This design comes from an exercise in tuning for a short achievable clock period and few clock cycles on the open sky130 flow, not from production work. Only simulation tests tie the RTL to the original design; equivalence was not proved. The series may have gaps, and a smaller design here may also do less where the tests do not look. Power is estimated from default activity; no workload was simulated.

<file path="flow/design.v">
module adder (
    output [31:0] out,
    input  [31:0] a,
    input  [31:0] b
);
    assign {out} = a + b;
endmodule
module alu (
    output reg [31:0] out,
    output zero,
    input [31:0] a,
    input [31:0] b,
    input [1:0] control_bus,
    input [5:0] funct,
    input [4:0] shamt
);
    assign zero = out == 0;
    always @(control_bus, a, b, funct, shamt)
        case (control_bus)
            2'b00: out = a + b;
            2'b01: out = a - b;
            2'b10:
            case (funct)
                32: out = a + b;
                34: out = a - b;
                36: out = a & b;
                39: out = a | ~b;
                37: out = a | b;
                0: out = a << shamt;
                default: out = 0;
            endcase
            default: out = 0;
        endcase
endmodule
module control (
    output reg [9:0] control_bus,
    input [31:26] op
);
    always @(op)
        case (op)
            35:     control_bus = 10'b01111_00000;
            43:     control_bus = 10'b01000_10000;
            0:      control_bus = 10'b10010_00100;
            8:   control_bus = 10'b01010_00000;
            4:    control_bus = 10'b00000_01010;
            2:      control_bus = 10'b00000_00001;
            default: control_bus = 10'b00000_00000;
        endcase
endmodule
module lsl2 (
    output [M:1] out,
    input  [N:1] in
);
    parameter integer N = 16, M = 18;
    assign out = in << 2;
endmodule
module pc (
    output reg [31:0] pc_out,
    input rst,
    clk,
    input [31:0] pc_in
);
    always @(posedge clk or negedge rst)
        if (!rst) pc_out <= 0;
        else pc_out <= pc_in;
endmodule
module rf #(
    parameter int SP_INITIAL = 24
) (
    output [31:0] reg1_data,
    output [31:0] reg2_data,
    input [4:0] read_reg1,
    input [4:0] read_reg2,
    input [4:0] write_reg,
    input [31:0] write_data,
    input write,
    input rst,
    input clk
);
    reg [31:0] data[1:31];
    assign reg1_data = read_reg1 == 0 ? 0 : data[read_reg1];
    assign reg2_data = read_reg2 == 0 ? 0 : data[read_reg2];
    integer i;
    always @(posedge clk or negedge rst)
        if (!rst) begin
            for (i = 1; i < 29; i = i + 1) data[i] <= 0;
            data[29] <= SP_INITIAL;
            data[30] <= 0;
            data[31] <= 0;
        end else if (write) data[write_reg] <= write_data;
endmodule
module signextend (
    output [31:0] out,
    input  [15:0] in
);
    assign out = in[15] == 1 ? {{16{1'b1}}, in} : {{16{1'b0}}, in};
endmodule
module mips_core #(
    parameter integer SP_INITIAL = 24
) (
    output [31:0] i_memory_address,
    output [31:0] d_memory_address,
    output [31:0] d_memory_write_data,
    output d_memory_write,
    input [31:0] i_memory_data,
    input [31:0] d_memory_data,
    input rst,
    input clk
);
    localparam [2:0] ALU_ADD = 3'd0, ALU_SUB = 3'd1, ALU_AND = 3'd2, ALU_OR = 3'd3,
                     ALU_ORN = 3'd4, ALU_SLL = 3'd5, ALU_ZERO = 3'd6;
    reg  [31:2] pc_f;
    reg         valid_d;
    reg  [31:0] ir_d;
    reg  [31:2] pc4_d;
    reg         pred_d;
    reg  [ 4:0] wreg_e;
    reg         lw_e, sw_e, beq_e, pred_e;
    reg  [ 2:0] aluop_e;
    reg  [ 4:0] shamt_e;
    reg  [31:0] a_e, b_e, sd_e;
    reg  [31:2] alt_e;
    reg  [ 4:0] wreg_m;
    reg         lw_m, we_m;
    reg  [31:0] res_m, wd_m;
    reg  [31:0] rf[1:31];
    reg  [31:0] alu_e;
    always @(*)
        case (aluop_e)
            ALU_ADD: alu_e = a_e + b_e;
            ALU_SUB: alu_e = a_e - b_e;
            ALU_AND: alu_e = a_e & b_e;
            ALU_OR:  alu_e = a_e | b_e;
            ALU_ORN: alu_e = a_e | ~b_e;
            ALU_SLL: alu_e = a_e << shamt_e;
            default: alu_e = 32'd0;
        endcase
    wire        eq_e = a_e == b_e;
    wire        redirect = beq_e & (eq_e != pred_e);
    assign d_memory_address    = res_m;
    assign d_memory_write_data = wd_m;
    assign d_memory_write      = we_m;
    wire [31:0] wb_m = lw_m ? d_memory_data : res_m;
    wire [ 5:0] op_d = ir_d[31:26];
    wire [ 4:0] rs_d = ir_d[25:21];
    wire [ 4:0] rt_d = ir_d[20:16];
    wire [ 4:0] rd_d = ir_d[15:11];
    wire [ 5:0] fn_d = ir_d[5:0];
    wire [31:0] sext_d = {{16{ir_d[15]}}, ir_d[15:0]};
    wire        r_d    = op_d == 6'd0;
    wire        addi_d = op_d == 6'd8;
    wire        lw_d   = op_d == 6'd35;
    wire        sw_d   = op_d == 6'd43;
    wire        beq_d  = op_d == 6'd4;
    wire        imm_d  = addi_d | lw_d | sw_d;
    wire        use_rs = r_d | imm_d | beq_d;
    wire        use_rt = r_d | sw_d | beq_d;
    wire [ 4:0] wreg_d = !valid_d ? 5'd0 : r_d ? rd_d : (addi_d | lw_d) ? rt_d : 5'd0;
    reg  [ 2:0] aluop_d;
    always @(*)
        if (!r_d) aluop_d = ALU_ADD;
        else
            case (fn_d)
                6'd32:   aluop_d = ALU_ADD;
                6'd34:   aluop_d = ALU_SUB;
                6'd36:   aluop_d = ALU_AND;
                6'd37:   aluop_d = ALU_OR;
                6'd39:   aluop_d = ALU_ORN;
                6'd0:    aluop_d = ALU_SLL;
                default: aluop_d = ALU_ZERO;
            endcase
    wire [31:0] rf_rs = rs_d == 5'd0 ? 32'd0 : rf[rs_d];
    wire [31:0] rf_rt = rt_d == 5'd0 ? 32'd0 : rf[rt_d];
    wire        rs_hit_e = rs_d != 5'd0 && rs_d == wreg_e;
    wire        rt_hit_e = rt_d != 5'd0 && rt_d == wreg_e;
    wire        rs_hit_m = rs_d != 5'd0 && rs_d == wreg_m;
    wire        rt_hit_m = rt_d != 5'd0 && rt_d == wreg_m;
    wire [31:0] fwd_rs = rs_hit_e ? alu_e : rs_hit_m ? wb_m : rf_rs;
    wire [31:0] fwd_rt = rt_hit_e ? alu_e : rt_hit_m ? wb_m : rf_rt;
    wire        stall = valid_d & lw_e & ((use_rs & rs_hit_e) | (use_rt & rt_hit_e));
    wire        issue = valid_d & !stall & !redirect;
    wire [31:2] btarget_d = pc4_d + sext_d[29:0];
    wire [31:0] insn_f = i_memory_data;
    wire [31:2] pc4_f = pc_f + 30'd1;
    wire        j_f = insn_f[31:26] == 6'd2;
    wire        short_f = insn_f[15:8] == 8'h00 || insn_f[15:8] == 8'hFF;
    wire        pred_f = insn_f[31:26] == 6'd4 && short_f &&
                         (insn_f[25:21] == insn_f[20:16] || insn_f[15]);
    wire [ 8:0] blo_f = {1'b0, pc4_f[9:2]} + {1'b0, insn_f[7:0]};
    wire [31:10] bhi0 = pc4_f[31:10];
    wire [31:10] bhip = pc4_f[31:10] + 22'd1;
    wire [31:10] bhim = pc4_f[31:10] - 22'd1;
    wire [31:10] bhi_f = (insn_f[15] == blo_f[8]) ? bhi0 : blo_f[8] ? bhip : bhim;
    wire [31:2] btarget_f = {bhi_f, blo_f[7:0]};
    wire [31:2] jtarget_f = {pc4_f[31:28], insn_f[25:0]};
    assign i_memory_address = {pc_f, 2'b00};
    always @(posedge clk or negedge rst)
        if (!rst) begin
            pc_f <= 30'd0;
        end else if (redirect) pc_f <= alt_e;
        else if (!stall) pc_f <= j_f ? jtarget_f : pred_f ? btarget_f : pc4_f;
    always @(posedge clk or negedge rst)
        if (!rst) begin
            valid_d <= 1'b0;
            ir_d <= 32'd0;
            pc4_d <= 30'd0;
            pred_d <= 1'b0;
        end else if (redirect) valid_d <= 1'b0;
        else if (!stall) begin
            valid_d <= 1'b1;
            ir_d <= insn_f;
            pc4_d <= pc4_f;
            pred_d <= pred_f;
        end
    always @(posedge clk or negedge rst)
        if (!rst) begin
            wreg_e <= 5'd0;
            lw_e <= 1'b0;
            sw_e <= 1'b0;
            beq_e <= 1'b0;
            pred_e <= 1'b0;
            aluop_e <= ALU_ADD;
            shamt_e <= 5'd0;
            a_e <= 32'd0;
            b_e <= 32'd0;
            sd_e <= 32'd0;
            alt_e <= 30'd0;
        end else begin
            wreg_e <= issue ? wreg_d : 5'd0;
            lw_e <= issue & lw_d;
            sw_e <= issue & sw_d;
            beq_e <= issue & beq_d;
            pred_e <= pred_d;
            aluop_e <= aluop_d;
            shamt_e <= ir_d[10:6];
            a_e <= fwd_rs;
            b_e <= imm_d ? sext_d : fwd_rt;
            sd_e <= fwd_rt;
            alt_e <= pred_d ? pc4_d : btarget_d;
        end
    always @(posedge clk or negedge rst)
        if (!rst) begin
            wreg_m <= 5'd0;
            lw_m <= 1'b0;
            we_m <= 1'b0;
            res_m <= 32'd0;
            wd_m <= 32'd0;
        end else begin
            wreg_m <= wreg_e;
            lw_m <= lw_e;
            we_m <= sw_e;
            res_m <= alu_e;
            wd_m <= sd_e;
        end
    integer i;
    always @(posedge clk or negedge rst)
        if (!rst) begin
            for (i = 1; i < 32; i = i + 1) rf[i] <= (i == 29) ? SP_INITIAL : 32'd0;
        end else if (wreg_m != 5'd0) rf[wreg_m] <= wb_m;
endmodule
</file>
<file path="flow/run.sh">
#!/bin/bash
# synth_recipe.tcl (not shown) runs the flow's synth.tcl, then flattens the netlist and writes it again
# the make line also repeats each setting of config.mk as NAME=value (left out here)
make -C /OpenROAD-flow-scripts/flow DESIGN_CONFIG=/design/flow/config.mk WORK_HOME=/design/flow/orfs CLKGATE_MAP_FILE= SYNTH_SCRIPT=/design/flow/synth_recipe.tcl finish
</file>
<file path="flow/config.mk">
export PLATFORM = sky130hd
export DESIGN_NAME = mips_core
export DESIGN_NICKNAME = mips_core
export VERILOG_FILES = /design/flow/design.v
export SDC_FILE = /design/flow/constraint.sdc
export NUM_CORES = 4
export LEC_CHECK = 0
export CAP_MARGIN = 20
export CORE_MARGIN = 2
export CORE_UTILIZATION = 40
export SETUP_SLACK_MARGIN = 0.2
export SLEW_MARGIN = 20
</file>
<file path="flow/constraint.sdc">
create_clock -name core_clock -period 12.0 [get_ports {clk}]
set_input_delay 2.4000 -clock core_clock [delete_from_list [all_inputs] [get_ports {clk}]]
set_output_delay 2.4000 -clock core_clock [all_outputs]
set_load 0.01 [all_outputs]
</file>
==> flow_metrics.tcl, run 1 <==
set metrics [dict create \
    fin_ws_ns 4.97 \
    skew_ns 0.0370 \
    syn_area_um2 68200 \
    preCtsSetupSlack_ns 4.23 \
    cts.path.max_buffers 3 \
    crit_path_max_incr_delay_ns 0.51 \
    synth_top_cells_by_area "dfrtp_1 48%, a21oi_1 6.3%, o21ai_0 4.9%, a22oi_1 4.7%, nor2_1 4.7%" \
    worstSetupPathType "input port to register" \
    path_clk_slew_ns 0.06 \
    setup_viol 0 \
    tightest_slew_ns 1.33 \
    viasPerCell 6.93 \
    setup-tns-final_ns 0 \
    core-area_um2 169000 \
    ys_top_cells_by_count "1298 x dfrtp_1, 865 x a21oi_1, 858 x nor2_1, 762 x nand2_1, 670 x o21ai_0" \
    grt_max_degree 165 \
    grt_pass1_vias 62800 \
    cp_cell_sequence "clkdlybuf4s50_1, ha_1, inv_1, fa_1, nand2b_1, a21o_1, a21oi_2, buf_4, inv_1, buf_4, ha_1, and2_1, a41o_1, a31oi_4, a2111oi_0, or3b_4, a2111oi_4, nor3_1, or4_1, a31oi_1" \
    cp_max_fo 44 \
    worstPathRequired_ns 12.74 \
    path_delay_family "compound AO/OA/AOI/OAI gates" \
    cts_hold_buffers 0 \
    wl_um 329000 \
    clock.fmax_mhz 142 \
    fin_util 0.463 \
    cts_tree "done" \
    synthCells 7547 \
    num_io_pins 163 \
    htreeDepth 4 \
    swShare 0.369 \
    p_int_mw 9.37 \
    drive_above_1_share 0.0991 \
    cts_resized 0 \
    grt.total_usage 0.367 \
    startpoint_type "input port" \
    final_antenna_net_count 0 \
    ys_seq_area_frac 0.477 \
    crit_buf_inv 5 \
    die_w_um 417 \
    post-route-period-util 0.586 \
    portBuffers 160 \
    synth_warnings 2 \
    p_per_area_nw_per_um2 189 \
    power_switching_mw 5.47 \
    status "timing/DRC/antenna clean" \
    hpwl_um 194000 \
    cts_root_buf "clkbuf_16" \
    nets 7581 \
    synth_edf_count 0 \
    clock_sinks 1300 \
    yosysUniqueCellTypes 101 \
    period_needed_ns 7.03 \
    end_kind "register" \
    crit_path_top_delay_cell "clkdlybuf4s50_1" \
    hold_violations 0 \
    cts_buffers 148 \
    grt-ovfl-total 0 \
    p_seq_frac 0.367 \
    start_util 0.402 \
    grt_pass1_wl_um 462000 \
    holdCritPathClass "register to register" \
    num_rows 151 \
    syn_area_per_cell_um2 9.04 \
    worst-endpoint-arrival_ns 7.76 \
    maxCapViolations 0 \
    syn2layout_area_growth_pct 15.0 \
    wl_per_cell_um 33.7 \
    peakVddDrop_mv 0.136 \
    vias 67600 \
    worst_skew_pair.late_latency_ns 0.83 \
    drc 0 \
    clkPwrFrac 0.335 \
    cts_setup_buffers 0 \
    first_pass_iters 12 \
    place.gp.congestion 1.01 \
    die_h_um 417 \
    yosysTopAreaCell "dfrtp_1" \
    reg2reg_slack_ns 5.98 \
    synth_seq_cells 1300 \
    yosysMostFrequentCell "dfrtp_1" \
    maxSlewViolCount 0 \
    rsz0062_at_grt "false" \
    synth_ff_type "dfrtp_1" \
    die_area_um2 174000 \
    yosysTopAreaCellShare 0.476 \
    drt_iter0_markers 13100 \
    combPwrFrac 0.298 \
    antenna_found_initial 15 \
    p_leak_nw 30.8 \
    relSlewSlack 0.105 \
    synthArstFlopShare 1.00 \
]
Testbench counts for the RTL of run 1, summed over its fixed seeds: cycles 82,064.
run 1: power groups by stage:
stage                     Sequential, mW  Clock, mW  Combinational, mW
after floorplan                     5.33          0               2.57
after global placement              5.49          0               4.17
after detailed placement            5.50          0               4.19
after CTS                           5.43       4.98               4.21
after global routing                5.50       5.17               4.68
final                               5.45       4.97               4.42
run 1: flip-flops by register name, indices dropped and copies added, names as in the netlist, 3 cells and up:
signal	cells
wreg_e	5
b_e	32
pc4_d	30
a_e	32
aluop_e	3
wd_m	32
shamt_e	5
wreg_m	5
alt_e	30
ir_d	32
sd_e	32
rf	992
res_m	32
pc_f	30
run 1: worst register-to-register path: stages, from the launching register on:
cell,delay [ns]
dfrtp_1,0.49
and4_1,0.44
nand2_1,0.11
xnor2_1,0.42
ha_1,0.34
a21o_1,0.18
nor3_1,0.20
a21oi_2,0.09
buf_4,0.25
inv_1,0.09
buf_4,0.43
ha_1,0.42
and2_1,0.22
a41o_1,0.26
a31oi_4,0.28
a2111oi_0,0.15
or3b_4,0.44
a2111oi_4,0.37
nor3_1,0.11
or4_1,0.48
a31oi_1,0.18
run 1: cell usage in the layout, fill, tap and decap left out, drive strengths merged, types with 17 or more instances in the layout:
| cell type | n |
|---|---|
| a211oi | 21 |
| o22ai | 66 |
| o221ai | 32 |
| o21bai | 25 |
| nor2b | 27 |
| o31ai | 25 |
| clkdlybuf4s50 | 159 |
| nand3 | 159 |
| nand2 | 764 |
| mux2i | 71 |
| ha | 108 |
| clkinv | 38 |
| nand4 | 128 |
| inv | 130 |
| a221oi | 227 |
| a22oi | 431 |
| o21ai | 672 |
| nand2b | 30 |
| nor4 | 42 |
| clkbuf | 204 |
| nor3 | 100 |
| a22o | 206 |
| xor2 | 41 |
| o211ai | 28 |
| a31oi | 26 |
| a21o | 52 |
| mux2 | 23 |
| nor2 | 858 |
| dfrtp | 1298 |
| buf | 206 |
| a21oi | 865 |
| mux4 | 39 |
| or3 | 20 |
| bufinv | 17 |
| o21a | 24 |
| a222oi | 64 |
| a21boi | 23 |
| and3 | 17 |
| xnor2 | 62 |
run 1: cells by family (layout without fill, tap and decap cells):
group,Yosys count,after routing,synth area share
buffers and inverters,781,760,0.0434
and+or+nand+nor,2218,2218,0.142
xor gates and xnor gates,103,103,0.0134
DFF,1300,1300,0.477
muxes,133,133,0.0271
adders and majority gates,113,113,0.0211
AOI/OAI and AO/OA,2898,2898,0.276
other,1,14,0.0000550
run 1: layer usage:
layer | global-route usage | vias up | part of all wire
met4 | 0.241 | 20 | 0.080
met2 | 0.514 | 5550 | 0.41
met3 | 0.132 | 1533 | 0.14
met5 | 0.00750 | - | 0.00086
li1 | - | 27600 | -
met1 | 0.475 | 32900 | 0.37
run 1: metrics by stage:
step / std cells / instance area (um2) / hold slack (ns) / power [mW]
finish: 9757 / 78500 / 0.332 / 14.8
detailed placement: 9458 / 72700 / 0.335 / 9.69
global route: 9749 / 78400 / 0.339 / 15.4
global placement: 9455 / 72600 / 0.335 / 9.66
CTS: 9732 / 78000 / 0.330 / 14.6
floorplan: 7548 / 68200 / 0.331 / 7.90
run 1: worst paths after layout:
path / start / end / cells after the start
max: i_memory_data[0] / pc_f[31] / 20
min: sd_e[0] / wd_m[0] / 0
max reg2reg: pc_f[2] / pc_f[31] / 20
min reg2reg: sd_e[0] / wd_m[0] / 0
max in group asynchronous: rst / shamt_e[0] / 3
min in group asynchronous: rst / rf[9][5] / 1
run 1: area by class of cell:
class	count	area [um2]
clock buffer	204	4320
multi-input combinational	5467	33900
sequential	1300	32500
inverter	121	454
fill	16000	91000
tap	2218	2780
antenna	12	30.0
clock inverter	70	1000
timing repair buffer	365	3480
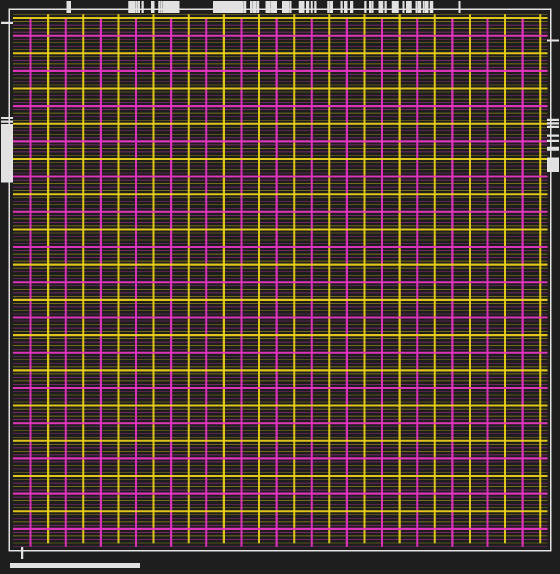
Fig. 1. Supply network (run 1).
Bar = 100 um. Pins as bars on the die edge.
[magenta] VSS
[yellow] VDD
signal pins: 163
met1 rails: 152
rows: 151
met4 straps: 30
met5 straps: 30

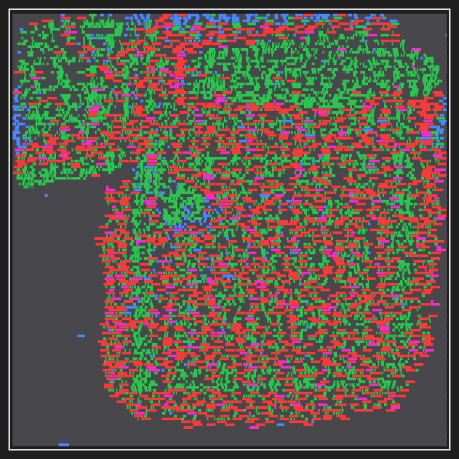
Fig. 2. Cells colored by class (run 1).
Fill, decap, tap and diode cells in gray.
[blue] other buffers and delay cells | cells: 365 | share of their area: 4.6%
[red] flops | cells: 1300 | share of their area: 43%
[green] combinational and other logic | cells: 5588 | share of their area: 45%
[magenta] clock drivers and dummy loads | cells: 274 | share of their area: 7.0%

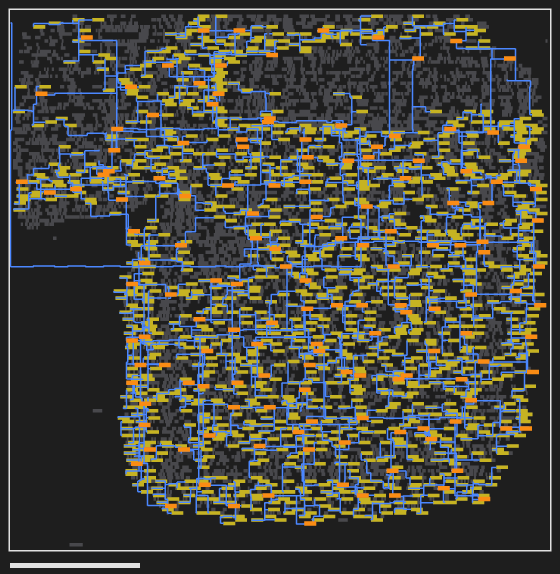
Fig. 3. Routed clock nets over the placement (run 1).
Bar = 100 um.
[blue] clock wires | length: 18000 um
[yellow] flip-flops | count: 1300
[orange] clock drivers | count: 148
routed clock nets: 149

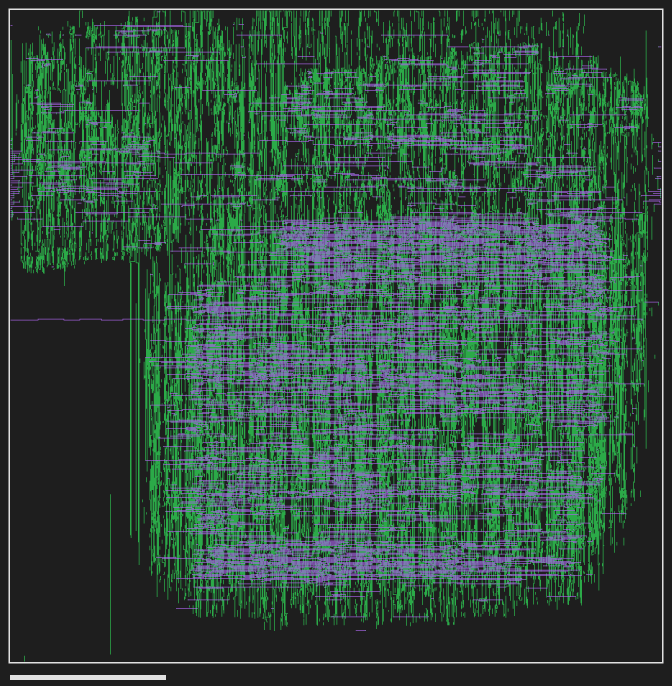
Fig. 4. Metal layers overlaid (run 1).
Bar = 100 um. Two of the layers only.
[purple] metal 3 | wire length: 45.4 mm
[green] metal 2 | wire length: 134 mm

Fig. 5: run 1, the clock tree on the layout
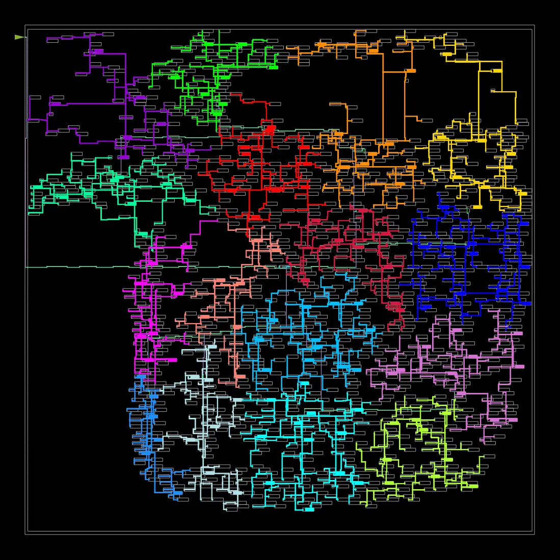

==> run 2, diff against run 1 <==
--- a/flow/design.v
+++ b/flow/design.v
@@ -180,25 +180,33 @@
     wire        stall = valid_d & lw_e & ((use_rs & rs_hit_e) | (use_rt & rt_hit_e));
     wire        issue = valid_d & !stall & !redirect;
     wire [31:2] btarget_d = pc4_d + sext_d[29:0];
+    wire [31:2] pc4_f = pc_f + 30'd1;
+    wire [31:10] bhip, bhim;
+    wire [31:2] next_pc;
+    assign i_memory_address = {pc_f, 2'b00};
+    wire        use_f = !redirect & !stall;
+    wire [31:2] early_pc = redirect ? alt_e : stall ? pc_f : pc4_f;
+    pc_incdec u_incdec (
+        .hi  (pc4_f[31:10]),
+        .hip (bhip),
+        .him (bhim)
+    );
+    fetch_next u_next (
+        .insn    (i_memory_data),
+        .use_f   (use_f),
+        .pc4     (pc4_f),
+        .hip     (bhip),
+        .him     (bhim),
+        .early_pc(early_pc),
+        .pred    (pred_f),
+        .next_pc (next_pc)
+    );
+    wire pred_f;
     wire [31:0] insn_f = i_memory_data;
-    wire [31:2] pc4_f = pc_f + 30'd1;
-    wire        j_f = insn_f[31:26] == 6'd2;
-    wire        short_f = insn_f[15:8] == 8'h00 || insn_f[15:8] == 8'hFF;
-    wire        pred_f = insn_f[31:26] == 6'd4 && short_f &&
-                         (insn_f[25:21] == insn_f[20:16] || insn_f[15]);
-    wire [ 8:0] blo_f = {1'b0, pc4_f[9:2]} + {1'b0, insn_f[7:0]};
-    wire [31:10] bhi0 = pc4_f[31:10];
-    wire [31:10] bhip = pc4_f[31:10] + 22'd1;
-    wire [31:10] bhim = pc4_f[31:10] - 22'd1;
-    wire [31:10] bhi_f = (insn_f[15] == blo_f[8]) ? bhi0 : blo_f[8] ? bhip : bhim;
-    wire [31:2] btarget_f = {bhi_f, blo_f[7:0]};
-    wire [31:2] jtarget_f = {pc4_f[31:28], insn_f[25:0]};
-    assign i_memory_address = {pc_f, 2'b00};
     always @(posedge clk or negedge rst)
         if (!rst) begin
             pc_f <= 30'd0;
-        end else if (redirect) pc_f <= alt_e;
-        else if (!stall) pc_f <= j_f ? jtarget_f : pred_f ? btarget_f : pc4_f;
+        end else pc_f <= next_pc;
     always @(posedge clk or negedge rst)
         if (!rst) begin
             valid_d <= 1'b0;
@@ -258,3 +266,31 @@
             for (i = 1; i < 32; i = i + 1) rf[i] <= (i == 29) ? SP_INITIAL : 32'd0;
         end else if (wreg_m != 5'd0) rf[wreg_m] <= wb_m;
 endmodule
+module pc_incdec (
+    input  [21:0] hi,
+    output [21:0] hip,
+    output [21:0] him
+);
+    assign hip = hi + 22'd1;
+    assign him = hi - 22'd1;
+endmodule
+module fetch_next (
+    input  [31:0] insn,
+    input         use_f,
+    input  [31:2] pc4,
+    input  [31:10] hip,
+    input  [31:10] him,
+    input  [31:2] early_pc,
+    output        pred,
+    output [31:2] next_pc
+);
+    wire        j = insn[31:26] == 6'd2;
+    wire        short_off = insn[15:8] == 8'h00 || insn[15:8] == 8'hFF;
+    assign pred = insn[31:26] == 6'd4 && short_off &&
+                  (insn[25:21] == insn[20:16] || insn[15]);
+    wire [ 8:0] blo = {1'b0, pc4[9:2]} + {1'b0, insn[7:0]};
+    wire [31:10] bhi = (insn[15] == blo[8]) ? pc4[31:10] : blo[8] ? hip : him;
+    wire [31:2] btarget = {bhi, blo[7:0]};
+    wire [31:2] jtarget = {pc4[31:28], insn[25:0]};
+    assign next_pc = (use_f & j) ? jtarget : (use_f & pred) ? btarget : early_pc;
+endmodule
==> flow/flow/run.sh (new file) <==
#!/bin/bash
set -euo pipefail
bash standard.sh SETUP_SLACK_MARGIN=8.5 finish > flow_make.log 2>&1
==> flow/standard.sh (new file) <==
#!/bin/bash
# synth_recipe.tcl (not shown) runs the flow's synth.tcl, then flattens the netlist and writes it again
# the make line also repeats each setting of config.mk as NAME=value (left out here)
make -C /OpenROAD-flow-scripts/flow DESIGN_CONFIG=/design/flow/config.mk WORK_HOME=/design/flow/orfs CLKGATE_MAP_FILE= SYNTH_SCRIPT=/design/flow/synth_recipe.tcl "${@:-finish}"
--- a/flow/config.mk
+++ b/flow/config.mk
@@ -10,3 +10,4 @@
 export CORE_UTILIZATION = 40
 export SETUP_SLACK_MARGIN = 0.2
 export SLEW_MARGIN = 20
+export SYNTH_HIERARCHICAL = 1
removed: flow/run.sh
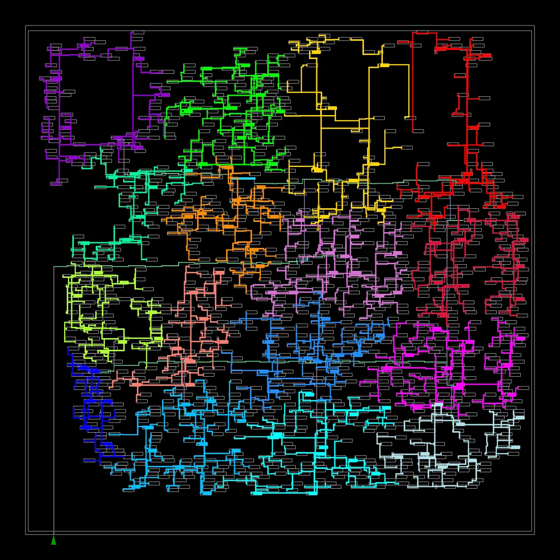
Fig. 6. The clock tree on the layout (run 2).
H-tree depth: 4
root buffer cell: clkbuf_16
Clock Sinks: 1300

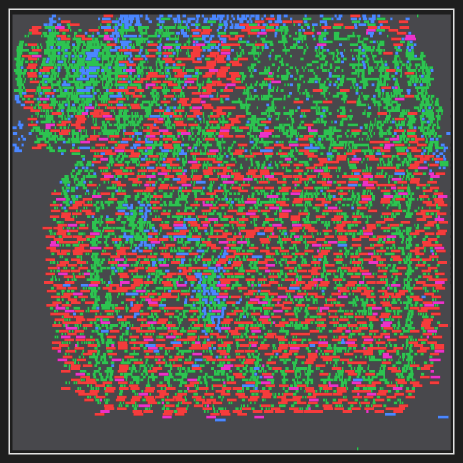
Fig. 7. Cells colored by class (run 2).
Fill, decap, tap and diode cells in gray.
[blue] other buffers and delay cells | cells: 714 | share of their area: 8.5%
[magenta] clock drivers and dummy loads | cells: 256 | share of their area: 5.9%
[red] flops | cells: 1300 | share of their area: 40%
[green] combinational and other logic | cells: 5876 | share of their area: 46%

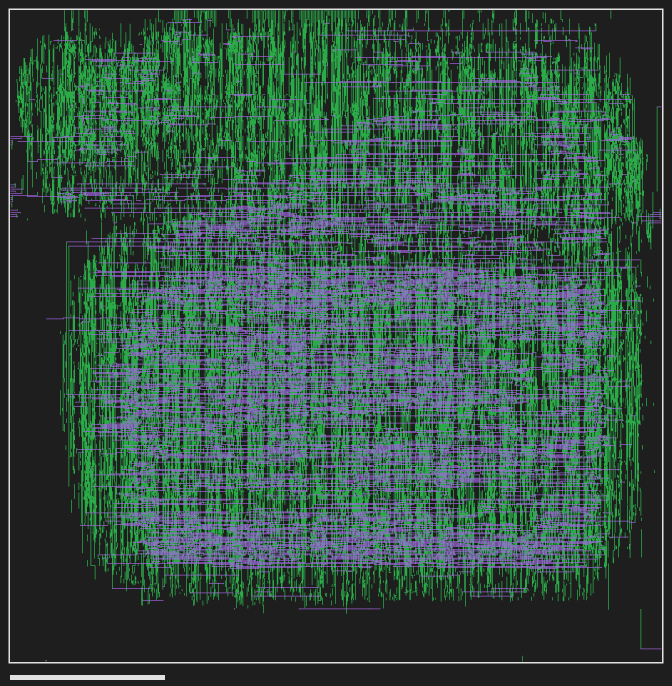
Fig. 8. Metal layers overlaid (run 2).
Bar = 100 um. Two of the layers only.
[green] metal 2 | wire length: 146 mm
[purple] metal 3 | wire length: 57.9 mm

==> run 2 against run 1 <==
Effect of this change:
- cell count rose by 7.3%
- first-iteration DRC count rose by 9.0%
- clock power fell by 5.6%
- combinational power rose by 31%
- clock skew rose by 0.025 ns
- count of clock-buffer cells in the layout fell by 5
- total power rose by 7.3%
==> flow_metrics.tcl, run 2 <==
set metrics [dict create \
    crit_path_top_delay_cell "dfrtp_2" \
    start_util 0.404 \
    worstPathRequired_ns 9.60 \
    cts.path.max_buffers 3 \
    holdPathEnd "wd_m[26]" \
    synthCells 7856 \
    num_rows 152 \
    p_per_area_nw_per_um2 187 \
    period_needed_ns 3.85 \
    setup-tns-final_ns 0 \
    end_kind "primary output" \
    swShare 0.387 \
    r2r_end "a_e[30]" \
    relSlewSlack 0.152 \
    yosysTopAreaCell "dfrtp_1" \
    synth_edf_count 0 \
    rsz0062_at_grt "true" \
    cts_hold_buffers 0 \
    largest-register "rf" \
    p_int_mw 9.76 \
    drt_iter0_markers 14300 \
    skew_ns 0.0622 \
    grt-ovfl-total 0 \
    setup_viol 0 \
    drc 0 \
    ys_seq_area_frac 0.469 \
    power.total_mw 15.9 \
    num_io_pins 163 \
    portBuffers 160 \
    hp-start "sd_e[26]" \
    worstSetupPathType "register to primary output" \
    syn_area_um2 69400 \
    drive_above_1_share 0.185 \
    antenna_found_initial 18 \
    reg2reg_slack_ns 8.24 \
    syn_area_per_cell_um2 8.83 \
    syn2layout_area_growth_pct 22.8 \
    synth_warnings 8 \
    core-area_um2 172000 \
    die_h_um 421 \
    synthArstFlopShare 1.00 \
    status "timing/DRC/antenna clean" \
    cp_cell_sequence "buf_6" \
    final_cell_mix "1209 x dfrtp_1, 953 x nand2_1, 833 x a21oi_1, 815 x nor2_1, 619 x o21ai_0" \
    synth_seq_cells 1300 \
    r2r-start "ir_d[21]" \
    maxCapViolations 0 \
    synth_top_cells_by_area "dfrtp_1 47%, a21oi_1 6.2%, a22oi_1 6.0%, nand2_1 5.3%, nor2_1 4.8%" \
    hold_depth 0 \
    cts_buffers 146 \
    vias 72400 \
    crit_path_max_incr_delay_ns 0.46 \
    post-route-period-util 0.321 \
    wl_per_cell_um 35.4 \
    hpwl_um 215000 \
    die_w_um 421 \
    cts_tree "done" \
    r2r_cells 10 \
    crit_buf_inv 1 \
    place.gp.congestion 0.994 \
    combPwrFrac 0.363 \
    wl_um 370000 \
    startpoint_type "register" \
    worst-endpoint-arrival_ns 1.45 \
    hold_violations 0 \
    clkPwrFrac 0.294 \
    final_antenna_net_count 0 \
    grt_pass1_vias 66500 \
    grt.total_usage 0.403 \
    path_clk_slew_ns 0.07 \
    cp_max_fo 3 \
    grt_max_degree 167 \
    path_delay_family "flip-flops" \
    first_pass_iters 13 \
    synth_ff_type "dfrtp_1" \
    clock.fmax_mhz 260 \
    layout_commonest_cell "dfrtp_1" \
    power_switching_mw 6.16 \
    ys_top_cells_by_count "1298 x dfrtp_1, 978 x nand2_1, 895 x nor2_1, 854 x a21oi_1, 639 x o21ai_0" \
    holdCritPathClass "register to register" \
    grt_pass1_wl_um 507000 \
    maxSlewViolCount 0 \
    p_leak_nw 34.0 \
    p_seq_frac 0.342 \
    die_area_um2 177000 \
    nets 8211 \
    yosysUniqueCellTypes 105 \
    yosysTopAreaCellShare 0.468 \
    yosysMostFrequentCell "dfrtp_1" \
    worst_skew_pair.late_latency_ns 0.85 \
    peakVddDrop_mv 0.168 \
    viasPerCell 6.92 \
    tightest_slew_ns 1.27 \
    largest_reg_flops 992 \
]
Testbench counts for the RTL of run 2, summed over its fixed seeds: cycles 82,064.
run 2: cell types whose count changed after synthesis, moves of 33 or more:
cell,previous run,this run
a22o_1,206,163
nand2_1,762,978
nand4_1,126,160
buf_2,5,61
nand3_1,157,113
a22oi_1,431,554
nor2_1,858,895
o22ai_1,66,33
o21ai_1,2,35
a221oi_1,227,158
clkbuf_1,609,567
xor2_1,39,72
mux2i_1,71,107
run 2: worst max path at each step:
stage | cells after the start | start | slack (ns) | endpoint
final | 1 | res_m[21] | 8.15 | d_memory_address[21]
after global routing | 13 | i_memory_data[0] | 8.11 | pc_f[24]
after CTS | 1 | res_m[21] | 8.12 | d_memory_address[21]
after detailed placement | 10 | i_memory_data[0] | 6.31 | pc_f[14]
after global placement | 10 | i_memory_data[0] | 6.40 | pc_f[14]
after floorplan | 10 | i_memory_data[0] | 7.89 | pc_f[14]
run 2: kinds of logic after synthesis:
group                      share of synthesized area
muxes                                         0.0258
buffers and inverters                         0.0468
DFF                                            0.469
adders and majority gates                     0.0197
and+or+nand+nor                                0.156
AOI/OAI and AO/OA                              0.264
xor gates and xnor gates                      0.0194
other                                      0.0000540
run 2: cell type report:
cell class                      instances  area [um2]
Clock inverter                         57         734
Timing Repair inverter                  2        10.0
Clock buffer                          199        4140
Multi-Input combinational cell       5745       37200
Timing Repair Buffer                  714        7020
Fill cell                           16000       86700
Antenna cell                           13        32.5
Tap cell                             2310        2890
Inverter                              129         507
Sequential cell                      1300       32700
run 2: per-layer routing:
layer	track usage	wire [um]	part of all wire
met3	0.165	57900	0.16
met2	0.546	146000	0.39
met1	0.526	135000	0.37
met4	0.253	30500	0.082
met5	0.0106	462	0.0012
run 2: what timing repair did:
action / CTS / global route
hold endpoints to repair: 0 / 0
endpoints found under the setup margin: 919 / 857
pin swaps: 105 / 151
buffers inserted: 185 / 130
resized for setup: 951 / 308
gates cloned: 22 / 10
run 2: per-module statistics from Yosys (local to each module, per instance):
module      copies in the design  flops+latches  cell area [um2]  cells inside
mips_core                      1           1300            66600          7429
fetch_next                     1              0             1890           296
pc_incdec                      1              0              865           131
run 2: power groups by stage:
stage | logic, mW | registers (mW) | clock network (mW)
floorplan | 2.49 | 5.32 | 0
global placement | 4.31 | 5.51 | 0
detailed placement | 4.36 | 5.52 | 0
CTS | 5.15 | 5.43 | 4.69
global route | 6.01 | 5.48 | 4.87
finish | 5.78 | 5.45 | 4.69
run 2: per-stage QoR:
step	setup slack, ns	utilization	hold slack, ns	instances	area (um2)
global route	8.11	0.495	0.340	10500	85200
CTS	8.12	0.481	0.326	10300	82700
finish	8.15	0.496	0.327	10500	85200
global placement	6.40	0.430	0.333	9845	73900
detailed placement	6.31	0.431	0.336	9851	74100
floorplan	7.89	-	0.331	7857	69500
Fig. 9: run 2, routed clock nets over the placement
Bar = 100 um.
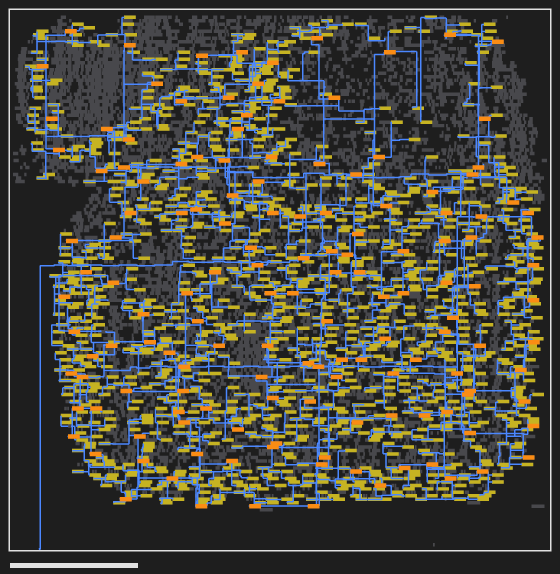

==> run 3, diff against run 2 <==
--- a/flow/design.v
+++ b/flow/design.v
@@ -114,12 +114,15 @@
     reg  [31:0] ir_d;
     reg  [31:2] pc4_d;
     reg         pred_d;
+    reg  [ 5:0] idx_d;
     reg  [ 4:0] wreg_e;
     reg         lw_e, sw_e, beq_e, pred_e;
     reg  [ 2:0] aluop_e;
     reg  [ 4:0] shamt_e;
     reg  [31:0] a_e, b_e, sd_e;
     reg  [31:2] alt_e;
+    reg  [ 5:0] idx_e;
+    reg  [ 1:0] bht[0:63];
     reg  [ 4:0] wreg_m;
     reg         lw_m, we_m;
     reg  [31:0] res_m, wd_m;
@@ -198,6 +201,7 @@
         .hip     (bhip),
         .him     (bhim),
         .early_pc(early_pc),
+        .hist    (bht[pc_f[7:2]][1]),
         .pred    (pred_f),
         .next_pc (next_pc)
     );
@@ -213,12 +217,14 @@
             ir_d <= 32'd0;
             pc4_d <= 30'd0;
             pred_d <= 1'b0;
+            idx_d <= 6'd0;
         end else if (redirect) valid_d <= 1'b0;
         else if (!stall) begin
             valid_d <= 1'b1;
             ir_d <= insn_f;
             pc4_d <= pc4_f;
             pred_d <= pred_f;
+            idx_d <= pc_f[7:2];
         end
     always @(posedge clk or negedge rst)
         if (!rst) begin
@@ -233,6 +239,7 @@
             b_e <= 32'd0;
             sd_e <= 32'd0;
             alt_e <= 30'd0;
+            idx_e <= 6'd0;
         end else begin
             wreg_e <= issue ? wreg_d : 5'd0;
             lw_e <= issue & lw_d;
@@ -245,6 +252,7 @@
             b_e <= imm_d ? sext_d : fwd_rt;
             sd_e <= fwd_rt;
             alt_e <= pred_d ? pc4_d : btarget_d;
+            idx_e <= idx_d;
         end
     always @(posedge clk or negedge rst)
         if (!rst) begin
@@ -263,6 +271,13 @@
     integer i;
     always @(posedge clk or negedge rst)
         if (!rst) begin
+            for (i = 0; i < 64; i = i + 1) bht[i] <= 2'b01;
+        end else if (beq_e) begin
+            if (eq_e && bht[idx_e] != 2'b11) bht[idx_e] <= bht[idx_e] + 2'd1;
+            else if (!eq_e && bht[idx_e] != 2'b00) bht[idx_e] <= bht[idx_e] - 2'd1;
+        end
+    always @(posedge clk or negedge rst)
+        if (!rst) begin
             for (i = 1; i < 32; i = i + 1) rf[i] <= (i == 29) ? SP_INITIAL : 32'd0;
         end else if (wreg_m != 5'd0) rf[wreg_m] <= wb_m;
 endmodule
@@ -281,13 +296,14 @@
     input  [31:10] hip,
     input  [31:10] him,
     input  [31:2] early_pc,
+    input         hist,
     output        pred,
     output [31:2] next_pc
 );
     wire        j = insn[31:26] == 6'd2;
     wire        short_off = insn[15:8] == 8'h00 || insn[15:8] == 8'hFF;
     assign pred = insn[31:26] == 6'd4 && short_off &&
-                  (insn[25:21] == insn[20:16] || insn[15]);
+                  (insn[25:21] == insn[20:16] || insn[15] || hist);
     wire [ 8:0] blo = {1'b0, pc4[9:2]} + {1'b0, insn[7:0]};
     wire [31:10] bhi = (insn[15] == blo[8]) ? pc4[31:10] : blo[8] ? hip : him;
     wire [31:2] btarget = {bhi, blo[7:0]};
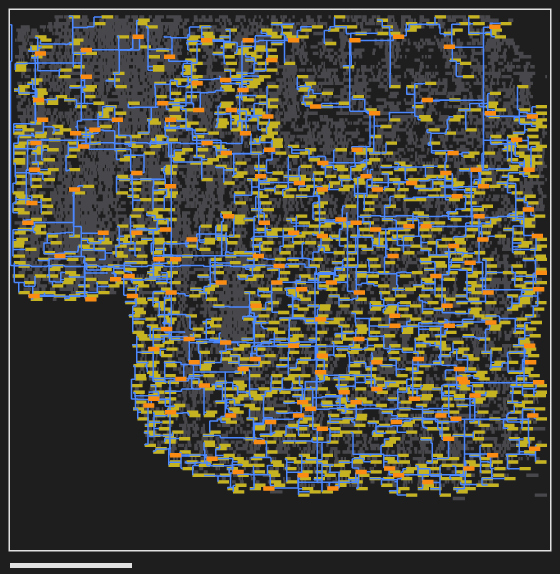
Fig. 10. Routed clock nets over the placement (run 3).
Bar = 100 um.
[orange] clock drivers | count: 159
[blue] clock wires | length: 19900 um
[yellow] flip-flops | count: 1440
routed clock nets: 160
flops lie: all over the die

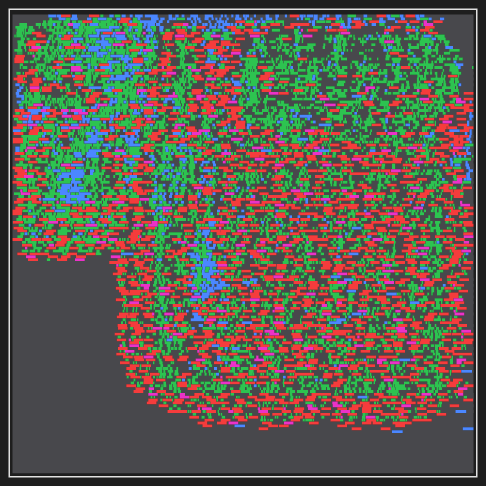
Fig. 11. Cells colored by class (run 3).
Fill, decap, tap and diode cells in gray.
[blue] other buffers and delay cells | cells: 890 | share of their area: 10%
[green] combinational and other logic | cells: 6231 | share of their area: 46%
[magenta] clock drivers and dummy loads | cells: 292 | share of their area: 5.7%
[red] flops | cells: 1440 | share of their area: 39%

==> run 3 against run 2 <==
Effect of this change:
- total power grew 16%
- cell count grew 8.7%
- critical path depth grew 1
- still clean on timing, DRC and antenna
- clock power grew 9.0%
- synthesized cell count grew 7.3%
- combinational power grew 28%
- setup slack lost 0.075 ns
- critical endpoint is now i_memory_address[6]
- die area grew 11%
- routed wire length grew 8.5%
- flip-flop and latch count grew 140
- clock skew shrank 0.024 ns
- count of clock-buffer cells in the layout grew 40
==> flow_metrics.tcl, run 3 <==
set metrics [dict create \
    status "timing/DRC/antenna clean" \
    num_rows 160 \
    final_cell_mix "1302 x dfrtp_1, 911 x nor2_1, 859 x a21oi_1, 680 x nand2_1, 590 x o21ai_0" \
    hold_violations 0 \
    nets 8899 \
    cp_max_fo 5 \
    start_util 0.403 \
    largest_reg_flops 992 \
    p_seq_frac 0.323 \
    holdCritPathClass "register to register" \
    period_needed_ns 3.92 \
    antenna_found_initial 22 \
    grt.total_usage 0.390 \
    grt-ovfl-total 0 \
    ys_top_cells_by_count "1374 x dfrtp_1, 1000 x nor2_1, 899 x a21oi_1, 721 x nand2_1, 651 x clkbuf_1" \
    vias 79900 \
    synth_seq_cells 1440 \
    drt_iter0_markers 15500 \
    clock.fmax_mhz 255 \
    clock_sinks 1440 \
    skew_ns 0.0382 \
    reg2reg_slack_ns 8.08 \
    relSlewSlack 0.131 \
    post-route-period-util 0.327 \
    yosysTopAreaCellShare 0.448 \
    power.total_mw 18.5 \
    p_leak_nw 38.4 \
    p_int_mw 11.2 \
    grt_pass1_wl_um 554000 \
    stdcell_count 11400 \
    cts_buffers 159 \
    whs_ns 0.348 \
    first_pass_iters 12 \
    r2r-start "idx_e[5]" \
    r2r_cells 15 \
    synth_edf_count 0 \
    setup_viol 0 \
    synth_warnings 11 \
    cts_tree "done" \
    portBuffers 160 \
    die_area_um2 196000 \
    yosysUniqueCellTypes 100 \
    syn2layout_area_growth_pct 26.6 \
    hpwl_um 218000 \
    worst_skew_pair.late_latency_ns 0.85 \
    drc 0 \
    swShare 0.392 \
    maxCapViolations 0 \
    num_io_pins 163 \
    combPwrFrac 0.401 \
    synth_ff_type "dfrtp_1" \
    path_clk_slew_ns 0.06 \
    synthCells 8428 \
    syn_area_per_cell_um2 9.11 \
    syn_area_um2 76800 \
    fillers 16900 \
    grt_pass1_vias 74500 \
    yosysMostFrequentCell "dfrtp_1" \
    wl_um 402000 \
    rsz0062_at_grt "true" \
    ys_seq_area_frac 0.470 \
    fin_area_um2 97200 \
    place.gp.congestion 0.988 \
    layout_commonest_cell "dfrtp_1" \
    yosysTopAreaCell "dfrtp_1" \
    place_area_um2 81700 \
    startpoint_type "register" \
    placed_cells 10600 \
    end_kind "primary output" \
    crit_end "i_memory_address[6]" \
    p_per_area_nw_per_um2 190 \
    wl_per_cell_um 35.3 \
    power_switching_mw 7.24 \
    worstPathRequired_ns 9.60 \
    tightest_slew_ns 1.30 \
    viasPerCell 7.01 \
    worstSetupPathType "register to primary output" \
    cts.path.max_buffers 3 \
    drive_above_1_share 0.230 \
    r2r_end "bht[54][0]" \
    final_antenna_net_count 0 \
    largest-register "rf" \
    htreeDepth 4 \
    clkPwrFrac 0.276 \
    startpoint "pc_f[6]" \
    biggestRegsByFlops "rf (992), bht (128)" \
    cts_root_buf "clkbuf_16" \
    grt_max_degree 161 \
    setup-tns-final_ns 0 \
    synthArstFlopShare 1.00 \
    worst-endpoint-arrival_ns 1.52 \
    maxSlewViolCount 0 \
    synth_top_cells_by_area "dfrtp_1 45%, a21oi_1 5.9%, a22oi_1 5.8%, nor2_1 4.9%, o21ai_0 4.0%" \
]
Testbench counts for the RTL of run 3, summed over its fixed seeds: cycles 80,578.
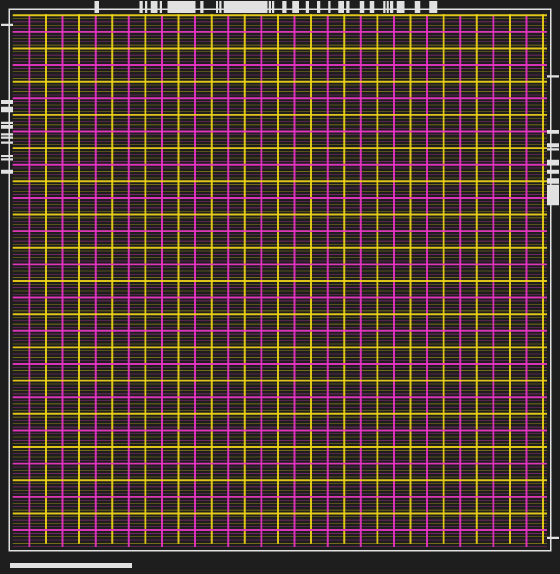
Fig. 12. Supply network (run 3).
Bar = 100 um. Pins as bars on the die edge.
die height: 442 um
area of the core: 190000 um2
peak supply drop: 0.164 mV
width of the die: 442 um

==> run 3: changes by cell type after synthesis, sizes merged, moves of 48 or more <==
cell,before,now
nand2,982,721
mux2,24,136
nor2,895,1001
clkbuf,567,651
dfrtp,1298,1374
nand3,113,184
dfstp,2,66
o22ai,33,84
o21ai,675,627
==> run 3: Yosys stat by module (local to each module, per instance) <==
module / area, um2 / cells inside
fetch_next: 1500 / 213
mips_core: 74500 / 8092
pc_incdec: 858 / 123
==> run 3: cells by family after synthesis <==
group | Yosys count | share of synthesized area
other | 1 | 0.0000488
AOI/OAI and AO/OA | 3037 | 0.258
and+or+nand+nor | 2534 | 0.149
adders and majority gates | 111 | 0.0185
DFF | 1440 | 0.470
muxes | 273 | 0.0417
xor gates and xnor gates | 150 | 0.0172
buffers and inverters | 882 | 0.0450
==> run 3: per-layer routing <==
metal,routed length (um),global-route usage,up-vias
met3,62500,0.162,2304
met2,158000,0.537,7295
met4,37400,0.269,44
li1,-,-,31700
met1,144000,0.492,38500
met5,551,0.00879,-
==> run 3: worst min path at each step <==
| stage | cells after the start | startpoint | slack (ns) | endpoint |
|---|---|---|---|---|
| final | 0 | sd_e[17] | 0.35 | wd_m[17] |
| after detailed placement | 0 | sd_e[28] | 0.33 | wd_m[28] |
| after floorplan | 0 | sd_e[0] | 0.33 | wd_m[0] |
| after global placement | 0 | sd_e[31] | 0.33 | wd_m[31] |
| after CTS | 0 | sd_e[28] | 0.35 | wd_m[28] |
| after global routing | 0 | sd_e[25] | 0.36 | wd_m[25] |
==> run 3: through the flow <==
stage	utilization	setup WS, ns
2_1_floorplan	-	7.74
3_3_place_gp	0.429	5.63
3_5_place_dp	0.429	5.56
4_1_cts	0.491	8.07
5_1_grt	0.511	8.01
6_report	0.511	8.08
==> run 3: repair_timing <==
item,in CTS,in global routing
resized for setup,1221,372
gates cloned,50,15
hold buffers,0,0
hold endpoints to repair,0,0
setup endpoints to repair,1090,949
pin swaps,131,174
setup buffers,232,191
==> run 3: area by class of cell <==
type                       instances  area (um2)  share of cell area
multi-input combinational       6112       42400               0.436
tap                             2511        3140              0.0323
sequential                      1440       36200               0.372
timing repair buffer             890        9650              0.0992
timing repair inverter             1        8.76           0.0000901
antenna                           20        50.0            0.000515
clock buffer                     239        4670              0.0480
clock inverter                    53         642             0.00660
inverter                         118         485             0.00499
==> run 3: worst max-delay path, stage by stage, from the launching register on <==
cell and delay, ns:
dfrtp_2 0.43, buf_12 0.15, buf_6 0.11
==> run 3: power groups by stage <==
stage                     Clock (mW)  Sequential [mW]  Combinational, mW
after floorplan                    0             5.87               3.02
after global placement             0             6.00               4.95
after detailed placement           0             6.01               5.03
after CTS                       5.10             5.94               6.44
after global routing            5.31             6.01               7.66
final                           5.11             5.97               7.41

-- separate check: timing with driven ports --
The flow's constraints put no driver on any port. The routed layouts listed below were extracted and timed again, unchanged, in two steps. Step 1 assumes that a clkbuf_16 drives the clock port and a buf_2 every other input. Step 2 adds t to the input delays and takes it off the output delays; t is the mean of the earliest and latest rising clock arrival at the registers after step 1. Input paths then give back, and output paths get back, about the clock's delay inside the block. a / b / c = no drivers / after step 1 / after step 2; a / b = the first two.
run | t, ns | setup slack, ns | hold WS [ns] | cell pins on the clock port's net
run 1 | 0.888 | 4.974 / 5.035 / 4.147 | 0.332 / 0.332 / 0.332 | 1
run 2 | 0.909 | 8.153 / 8.057 / 7.339 | 0.327 / 0.327 / 0.327 | 1
run 3 | 0.918 | 8.078 / 7.988 / 7.272 | 0.348 / 0.348 / 0.348 | 1
After both steps setup and hold are still met in every run listed. The setup slack of run 1, which loses most, moves by +0.061 ns with the drivers and by -0.827 ns with both steps.
